This design comes from an exercise in tuning for small area, a short achievable clock period and few clock cycles on the open sky130 flow, not from production work. The RTL was checked by simulation tests, not by an equivalence proof against the original design. The series may have gaps, and a smaller design here may also do less where the tests do not look.

run_1/cts_layout.png
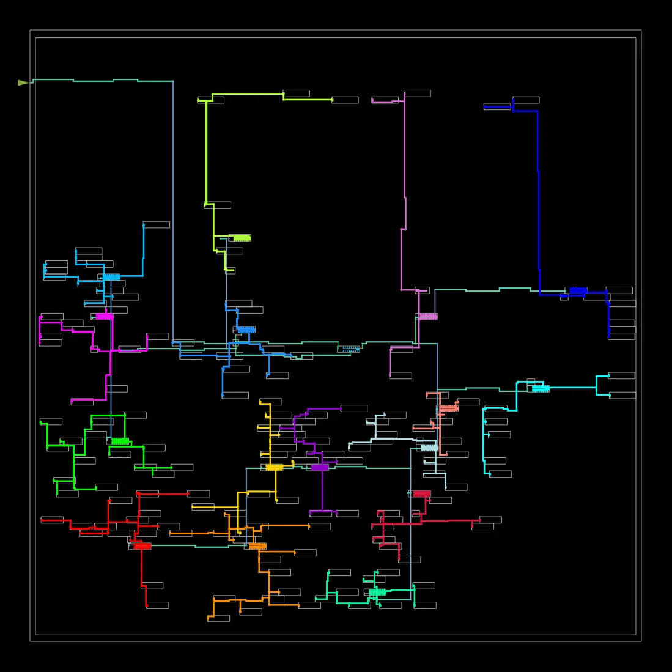
run_1/port_nets.png
The bar under the picture is 100 um long.
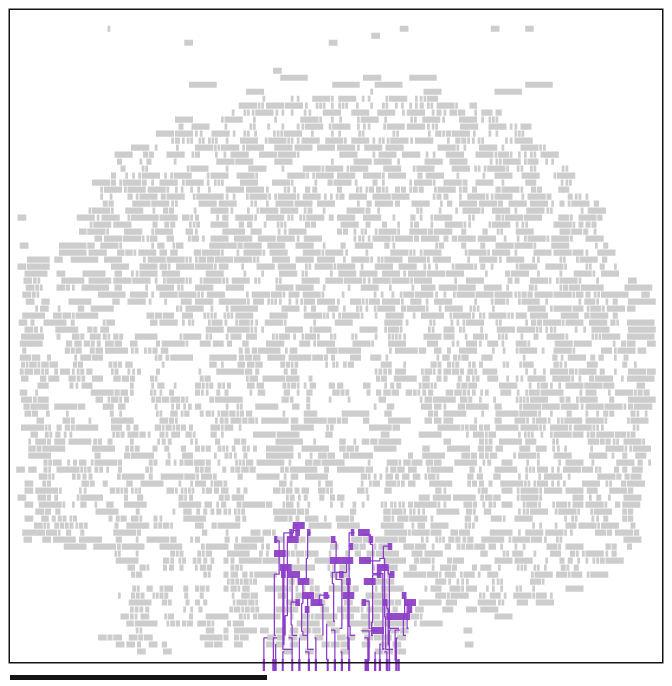
run_1/zoom.png
Region (107, 157) to (147, 197) um. Cells in gray, sequential cells in the stronger gray; small squares are vias.
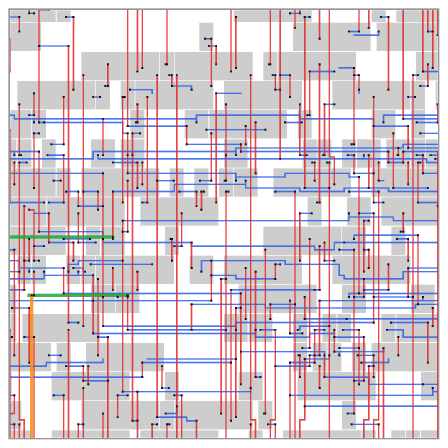
run_1/gate_families.png
The bar under the picture is 100 um long.
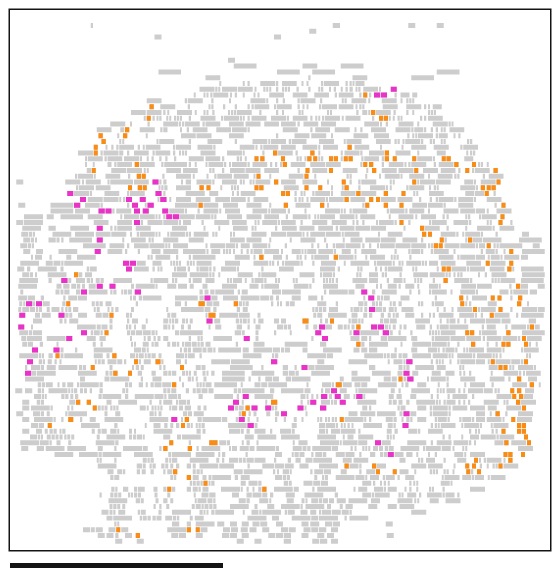
==> design/flow/design.v <==
`timescale 1ns/10ps
module  CONV(
	input				clk,
	input				reset,
	output	reg			busy,	
	input				ready,	
	output	reg [11:0]	iaddr,
	input		[19:0]	idata,	
	output	reg  		cwr,
	output	reg [11:0]	caddr_wr,
	output	reg [19:0]	cdata_wr,
	output	reg 		crd,
	output	reg [11:0]	caddr_rd,
	input		[19:0] 	cdata_rd,
	output	reg	[2:0] 	csel
	);
localparam 	K1 = 20'sh0A89E,
			K2 = 20'sh092D5,
			K3 = 20'sh06D43,
			K4 = 20'sh01004,
			K5 = 20'shF8F71,
			K6 = 20'shF6E54,
			K7 = 20'shFA6D7,
			K8 = 20'shFC834,
			K9 = 20'shFAC19,
			bias = 20'sh01310;
reg 		[5:0] 	x, y;
reg 		[4:0] 	state, next;
reg signed	[39:0] 	sum;
reg signed	[19:0] 	data, kernel; 
wire 	[11:0]	position;
assign	position = (y << 6) + x;
wire 	[39:0] 	multi;
assign	multi = data * kernel;
wire bigger;
assign bigger = (cdata_rd > cdata_wr);
always @ (posedge clk or posedge reset) begin
	if(reset) begin
		busy <= 0;
		iaddr <= 0;
		cwr <= 0;
		caddr_wr <= 0;
		cdata_wr <= 0;
		crd <= 0;
		caddr_rd <= 0;
		csel <= 0;
		state <= 0;
		sum <= 0;
		x <= 0;
		y <= 0;
	end
	else begin
		if(!busy) begin
			if(ready) begin
				busy <= 1;
			end
		end
		else begin
			state <= next;
			case (state)
				5'd0: begin
					iaddr <= position - 65;
					sum <=  0;
					csel <= 3'b000;
					cwr <= 0;
				end
				5'd1: begin
					data <= $signed(idata);
					kernel <= K1;
				end
				5'd2: begin
					iaddr <= position - 64;
					if(x != 0 && y != 0) begin
						sum <= sum + multi;
					end
				end
				5'd3: begin
					data <= $signed(idata);
					kernel <= K2;
				end
				5'd4: begin
					iaddr <= position - 63;
					if(y != 0) begin
						sum <= sum + multi;
					end
				end
				5'd5: begin
					data <= $signed(idata);
					kernel <= K3;
				end
				5'd6: begin
					iaddr <= position - 1;
					if(x != 63 && y != 0) begin
						sum <= sum + multi;
					end
				end
				5'd7: begin
					data <= $signed(idata);
					kernel <= K4;
				end
				5'd8: begin
					iaddr <= position;
					if(x != 0) begin
						sum <= sum + multi;	
					end
				end
				5'd9: begin
					data <= $signed(idata);
					kernel <= K5;
				end
				5'd10: begin
					iaddr <= position + 1;
					sum <= sum + multi;
				end
				5'd11: begin
					data <= $signed(idata);
					kernel <= K6;
				end
				5'd12: begin
					iaddr <= position + 63;
					if(x != 63) begin
						sum <= sum + multi; 
					end
				end
				5'd13: begin
					data <= $signed(idata);
					kernel <= K7;
				end
				5'd14: begin
					iaddr <= position + 64;
					if(x != 0 && y != 63) begin
						sum <= sum + multi;
					end
				end
				5'd15: begin
					data <= $signed(idata);
					kernel <= K8;
				end
				5'd16: begin
					iaddr <= position + 65;
					if(y != 63) begin
						sum <= sum + multi;
					end
				end
				5'd17: begin
					data <= $signed(idata);
					kernel <= K9;
				end
				5'd18: begin
					if(x != 63 && y != 63) begin
						sum <= sum + multi;
					end
				end
				5'd19: begin
					if(sum[15] == 1) begin
						cdata_wr <= sum[35:16] + bias + 1;
					end
					else begin
						cdata_wr <= sum[35:16] + bias;
					end
				end
				5'd20: begin
					csel <= 3'b001;
					cwr <= 1;
					caddr_wr <= position;
					if(cdata_wr[19] == 1) begin
						cdata_wr <= 0; 
					end				
					if(x == 63 && y == 63) begin
						x <= 0;
						y <= 0;
					end
					else begin
						if(x == 63) begin
							x <= 0;
							y <= y + 1;
						end
						else begin
							x <= x + 1;
						end
					end
				end
				5'd21: begin
					cwr <= 0;
					crd <= 1;
					cdata_wr <= 0;
					caddr_rd <= 0;
					caddr_wr <= 0;
				end
				5'd22: begin  
					caddr_rd <= caddr_rd + 1;
					if(bigger) begin
						cdata_wr <= cdata_rd;
					end
				end
				5'd23: begin
					caddr_rd <= caddr_rd + 63;
					if(bigger) begin
						cdata_wr <= cdata_rd;
					end
				end
				5'd24: begin
					caddr_rd <= caddr_rd + 1;
					if(bigger) begin
						cdata_wr <= cdata_rd;
					end		
				end
				5'd25: begin
					cwr <= 1;
					crd <= 0;
					csel <= 3'b011;
					if(caddr_rd[6:0] == 7'b1111111) begin  
						caddr_rd <= caddr_rd + 1;					
					end
					else begin
						caddr_rd <= caddr_rd - 63;						
					end									
					if(bigger) begin
						cdata_wr <= cdata_rd;
					end
				end
				5'd26: begin
					if(caddr_wr == 1023) begin
						csel <= 3'b000;
						cwr <= 0;
						crd <= 0;
						busy <= 0;
					end
					else begin
						csel <= 3'b001;
						cwr <= 0;
						crd <= 1;
						cdata_wr <= 0;
						caddr_wr <= caddr_wr + 1;
					end
				end
			endcase
		end
	end
end
always @ (*) begin
	next = 0;
	if(busy) begin 
		if(state >= 0 && state <= 19) begin
			next = state + 1;
		end
		else if(state == 20) begin
			if(x == 63 && y == 63) 
				next = 5'd21;
			else 
				next = 5'd0;		
		end
		else if(state >= 21 && state <= 25) begin
			next = state + 1;
		end
		else if(state == 26) begin	
			if(caddr_wr == 1023) 
				next = 5'd26;
			else	
				next = 5'd22;
		end
		else begin
			next = 0;
		end
	end
end
endmodule
==> design/flow/run.sh <==
#!/bin/bash
# synth_recipe.tcl (not shown) runs the flow's synth.tcl, then flattens the netlist and writes it again
# the make line also repeats each setting of config.mk as NAME=value (left out here)
make -C /OpenROAD-flow-scripts/flow DESIGN_CONFIG=/design/flow/config.mk WORK_HOME=/design/flow/orfs CLKGATE_MAP_FILE= SYNTH_SCRIPT=/design/flow/synth_recipe.tcl finish
==> design/flow/config.mk <==
export PLATFORM = sky130hd
export DESIGN_NAME = CONV
export DESIGN_NICKNAME = CONV
export VERILOG_FILES = /design/flow/design.v
export SDC_FILE = /design/flow/constraint.sdc
export NUM_CORES = 4
export LEC_CHECK = 0
export CAP_MARGIN = 20
export CORE_MARGIN = 2
export CORE_UTILIZATION = 40
export SLEW_MARGIN = 20
==> design/flow/constraint.sdc <==
create_clock -name core_clock -period 10.0 [get_ports {clk}]
set_input_delay 2.0000 -clock core_clock [delete_from_list [all_inputs] [get_ports {clk}]]
set_output_delay 2.0000 -clock core_clock [all_outputs]
set_load 0.01 [all_outputs]
==> results.txt, run 1 <==
The endpoint identified for the worst register-to-register timing path is sum[34]$_DFFE_PP0P_. The synthesized instance count came out at 2821. The transition time at the pin with the least slew margin is 1.18 ns. Signal routing reaches up to met4. Input and output buffers added on the ports amount to 103. Buffers inserted to repair hold after CTS numbered 0. The path class of the tightest hold or removal check is reg -> reg. The slack of the worst reg-to-reg path came out at 1.80 ns.

The summed instance area of the synthesized netlist came out at 24900 um^2. The aggregate negative setup slack came out at 0 ns.

The data required time of the critical path came out at 10.38 ns. In this run the vertical extent of the chip is 253 um. The largest net degree at the start of global routing is 65.

The first global-routing pass estimated 108000 um of wire. Counting the buffers created by CTS gives 17. The relative max-transition margin is 21.4%.

The flow ran to the end and the layout has no timing, DRC or antenna violations. The compound-cell area share of the yosys netlist came out at 10.8%. The worst setup path is captured at a flip-flop. The most used flip-flop cell after synthesis is sky130_fd_sc_hd__dfrtp_1. In the layout the commonest cells are sky130_fd_sc_hd__inv_1 (681), sky130_fd_sc_hd__fa_1 (421), sky130_fd_sc_hd__nand2_1 (302). In this run the worst setup path begins at kernel[0]$_DFFE_PP_.

The final clock period utilization by the worst path came out at 82.0%. The area share of the leading cell type in the synthesized netlist came out at 33.9%. The routing usage on met2 is 37.7%. The residual overflow from global routing came out at 0.

The count of cells along the worst hold path is 2. The number of iterations in the first detailed-routing pass is 5. After synthesis, the share of flip-flops with an asynchronous set or reset is 75.5%. met2 is the most crowded layer. The number of standard cells in the final layout excluding fillers came out at 3678. By area the synthesized netlist is led by sky130_fd_sc_hd__fa_1 (34%), sky130_fd_sc_hd__dfrtp_1 (11%), sky130_fd_sc_hd__inv_1 (10%). Clock-pin slew was measured on the worst setup and hold paths at 0.07 ns. The cell type of the slowest stage on the worst timing path is sky130_fd_sc_hd__edfxtp_1. The critical path is of the reg -> reg type. The remaining number of nets flagged by the antenna check after routing is 0. Summing over every cut layer, the via total after detailed routing is 18919. Based on the critical path, the design can be clocked at up to 122 MHz.

The dominant combinational cell family by area after synthesis is adder cells. Yosys mapped a number of flops with a built-in enable equal to 37. After synthesis, flip-flops and latches occupy 15.9% of the total area. For this configuration, the core starts out at a cell density of 40.4%. The worst setup path is launched from a flip-flop. Leaving out fill and tap cells, the most frequent cell in the layout is sky130_fd_sc_hd__inv_1. The final hold slack is 0.499 ns.

The number of vias per cell after detailed routing came out at 5.14. The number of register bits inferred by synthesis came out at 151.
Testbench counts for the RTL of run 1, summed over its fixed seeds: cycles 1,093,656.
Back to the opening pictures, cts_layout.png:
clock sink count: 151
# H-tree levels: 4
root buffer cell: sky130_fd_sc_hd__clkbuf_16
sequential cell count: 151

Back to the opening pictures, port_nets.png:
cdata_rd -> purple  # bits 20, direction input, edge south, end cells 40, buffers 20, wire 853 um

Back to the opening pictures, zoom.png:
met4 -> orange
met3 -> green
met1 -> blue
met2 -> red
sequential cells in the window = 0
cells with their middle in the window = 94
most frequent = inv_1 (35), fa_1 (32), and2_1 (20)

Back to the opening pictures, gate_families.png:
XOR/XNOR gates -> magenta  # cells 82
AND and OR gates -> orange  # cells 201

==> run 1: flip-flops by register name, indices dropped and copies added (netlist names) <==
signal,count
busy,1
caddr_wr,12
sum,36
crd,1
data,20
cdata_wr,20
cwr,1
kernel,17
y,6
caddr_rd,12
csel,2
state,5
x,6
iaddr,12
==> run 1: cell usage after synthesis, types with 29 or more instances <==
| cell type | number |
|---|---|
| sky130_fd_sc_hd__nand3_1 | 41 |
| sky130_fd_sc_hd__dfrtp_1 | 114 |
| sky130_fd_sc_hd__ha_1 | 167 |
| sky130_fd_sc_hd__and2_1 | 163 |
| sky130_fd_sc_hd__edfxtp_1 | 37 |
| sky130_fd_sc_hd__nand2_1 | 302 |
| sky130_fd_sc_hd__a21oi_1 | 109 |
| sky130_fd_sc_hd__nor3_1 | 29 |
| sky130_fd_sc_hd__clkbuf_1 | 103 |
| sky130_fd_sc_hd__a22o_1 | 30 |
| sky130_fd_sc_hd__nor2_1 | 120 |
| sky130_fd_sc_hd__xnor2_1 | 67 |
| sky130_fd_sc_hd__fa_1 | 421 |
| sky130_fd_sc_hd__inv_1 | 682 |
| sky130_fd_sc_hd__o21ai_0 | 99 |
==> run 2: too many edits to list; what changed since run 1 <==
design/flow/design.v: 267 -> 1305 lines; modules unchanged: 0
  CONV: edited, 266 -> 1304 lines
--- a/design/flow/config.mk
+++ b/design/flow/config.mk
@@ -6,6 +6,8 @@
 export NUM_CORES = 4
 export LEC_CHECK = 0
+export ABC_CLOCK_PERIOD_IN_PS = 3000
 export CAP_MARGIN = 20
 export CORE_MARGIN = 2
 export CORE_UTILIZATION = 40
+export SETUP_SLACK_MARGIN = 5
 export SLEW_MARGIN = 20
==> results.txt, run 2 <==
Outcome: timing/DRC/antenna clean (unchanged). The summed instance area of the synthesized netlist is 29700 um^2 (was 24900 um^2). The height of the chip is 277 um (was 253 um).

The total via count after detailed routing came out at 22030 (was 18919). The synthesized instance count came to 3015 (was 2821). The residual overflow from global routing came out at 0 (unchanged). The number of hold buffers added after CTS is 0 (unchanged). The transition time at the pin with the least slew margin is 1.15 ns (was 1.18 ns). The async set or reset register ratio after synthesis came out at 6.19% (was 75.5%). The sequential area share after synthesis is 30.5% (was 15.9%). The number of iterations in the first detailed-routing pass came out at 8 (was 5). The largest net degree at the start of global routing came out at 148 (was 65). The count of yosys warnings during synthesis is 1 (unchanged). The number of rows created at floorplan came out at 99 (was 91). The maximum single-stage delay on the critical path is 0.60 ns (was 0.90 ns). The relative max-transition margin is 23.5% (was 21.4%).

The number of flops mapped to enable cells by yosys is 52 (was 37). The master cell of the clock root buffer was sky130_fd_sc_hd__clkbuf_16 (unchanged). The estimated wirelength of the detail-placed design came to 69800 um (was 50400 um). The starting density of the core is 40.6% (was 40.4%).

The top routing layer in use is met5 (was met4). The type of the most critical hold path is reg -> reg (unchanged). The slack of the worst reg-to-reg path is 5.17 ns (was 1.80 ns).

The number of vias per cell after detailed routing is 5.46 (was 5.14). The endpoint kind of the worst setup timing path is a flip-flop (unchanged). The most common cell after layout, fill and taps aside is sky130_fd_sc_hd__inv_1 (unchanged).

The remaining number of nets flagged by the antenna check after routing is 0 (unchanged). The end of the worst register-to-register path is A0c[18]$_DFF_P_ (was sum[34]$_DFFE_PP0P_). The number of clock buffers in the layout came out at 72 (was 20). The CTS H-tree depth is 2 (was 4). The final clock period utilization by the worst path came out at 48.3% (was 82.0%). The worst-skew pair later-pin latency came out at 0.62 ns (was 0.49 ns). The count of cells along the worst hold path came to 0 (was 2).

The port buffer count is 102 (was 103). The maximum clock rate came to 207 MHz (was 122 MHz). Unrepaired setup endpoints after global routing: false (unchanged). The number of multi-input combinational cells came out at 1932 (was 1859). The number of sinks handled by clock tree synthesis was 420 (was 151).

The area share of the leading cell type in the synthesized netlist came out at 23.3% (was 33.9%). The startpoint type of the worst setup path is a flip-flop (unchanged). The worst reg-to-reg path cell count is 11 (was 21). The final hold slack is 0.326 ns (was 0.499 ns).

The number of register bits inferred by synthesis was 420 (was 151). The data required time of the critical path was 10.48 ns (was 10.38 ns). Leading cell types in the layout, fill and taps excluded: sky130_fd_sc_hd__inv_1 (487), sky130_fd_sc_hd__fa_1 (346), sky130_fd_sc_hd__dfxtp_1 (337) (was sky130_fd_sc_hd__inv_1 (681), sky130_fd_sc_hd__fa_1 (421), sky130_fd_sc_hd__nand2_1 (302)). The sequential cell count of the final layout is 420 (was 151). The clock transition time at the flip-flop clock pins of the worst setup and hold paths is 0.07 ns (about the same). The top-level port count is 105 (unchanged).

The aggregate negative setup slack is 0 ns (unchanged). The number of buffers inserted during clock tree synthesis is 52 (was 17). The category of the most critical setup path is reg -> reg (unchanged). The number of standard cells in the final layout excluding fillers came out at 4033 (was 3678).

The floorplan core area came to 73300 um^2 (was 61600 um^2).
Testbench counts for the RTL of run 2, summed over its fixed seeds: cycles 146,796.
## run 2: what timing repair did
action	in CTS	in global routing
gates resized for setup	0	2
endpoints found under the setup margin	0	8
buffers inserted	0	0
## run 2: worst max-delay path by stage
stage / end / startpoint / slack (ns)
floorplan: g$_DFF_P_ / ready / 5.53
global placement: g$_DFF_P_ / ready / 4.82
detailed placement: g$_DFF_P_ / ready / 4.81
CTS: A0c[18]$_DFF_P_ / cend1$_DFF_P_ / 5.11
global route: g$_DFF_P_ / ready / 5.00
finish: A0c[18]$_DFF_P_ / sL0[1]$_DFF_P_ / 5.17
## run 2: cell families (layout without fill, tap and decap cells)
group,count (synthesis),count (layout),synth area share [%]
mux,216,216,7.94
compound gates,496,496,11.3
flops,420,420,30.5
xor+xnor,66,66,1.94
buf+inv,663,722,8.53
other cells,2,2,0.0252
simple gates,649,649,9.96
fa+ha+maj,503,503,29.9
run_2/port_nets.png
The bar under the picture is 100 um long.
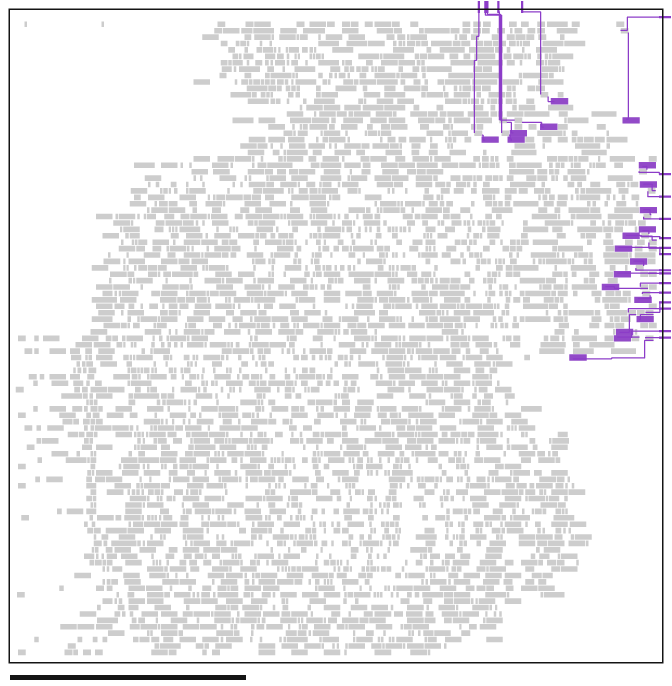
cdata_rd -> purple  # bits 20, direction input, edge 15 east, 5 north, end cells 20, buffers 20, wire 660 um

run_2/zoom.png
Region (118, 174) to (158, 214) um. Cells in gray, sequential cells in the stronger gray; small squares are vias.
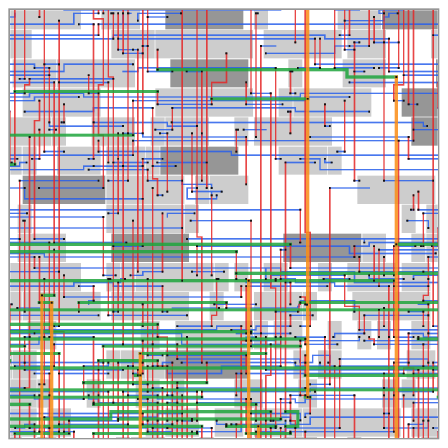
met2 -> red
met1 -> blue
met4 -> orange
met3 -> green
sequential cells in the window = 8
netlist names of flops here include = A1s (2), sL0 (2)
most frequent = inv_1 (22), fa_1 (16), nand2_1 (10)
cells with their middle in the window = 100

run_2/gate_families.png
The bar under the picture is 100 um long.
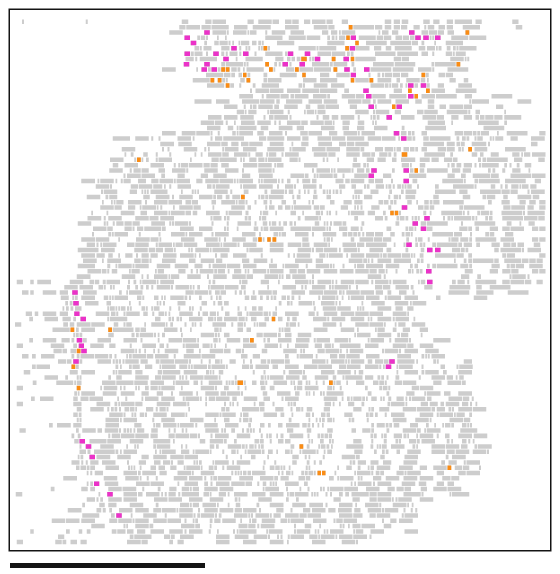
XOR/XNOR gates -> magenta  # cells 66
AND and OR gates -> orange  # cells 52

-- re-timing with driven ports --
No port has a modelled driver above. Below, the same layouts with a new extraction and two added sets of constraints.
Step 1 (the two cells are an assumption about what drives the block):
set clk [get_ports {clk}]
set_driving_cell -lib_cell sky130_fd_sc_hd__clkbuf_16 $clk
set_driving_cell -lib_cell sky130_fd_sc_hd__buf_2 [delete_from_list [all_inputs] $clk]
Step 2, shift: input delay + t, output delay - t, t = (earliest + latest rising clock arrival at the registers) / 2. This alone moves slack from input paths to output paths.
a / b / c = ideal ports / drivers / drivers and shift; a / b = the first two.
run	shift t [ns]	setup slack, ns	worst setup path after step 2
run 1	0.546	1.805 / 1.805 / 1.805	register to register
run 2	0.662	5.166 / 5.166 / 4.673	input to register
After both steps setup and hold are still met in every run listed. The setup slack of run 2, which loses most, moves by 0.000 ns with the drivers and by -0.493 ns with both steps.
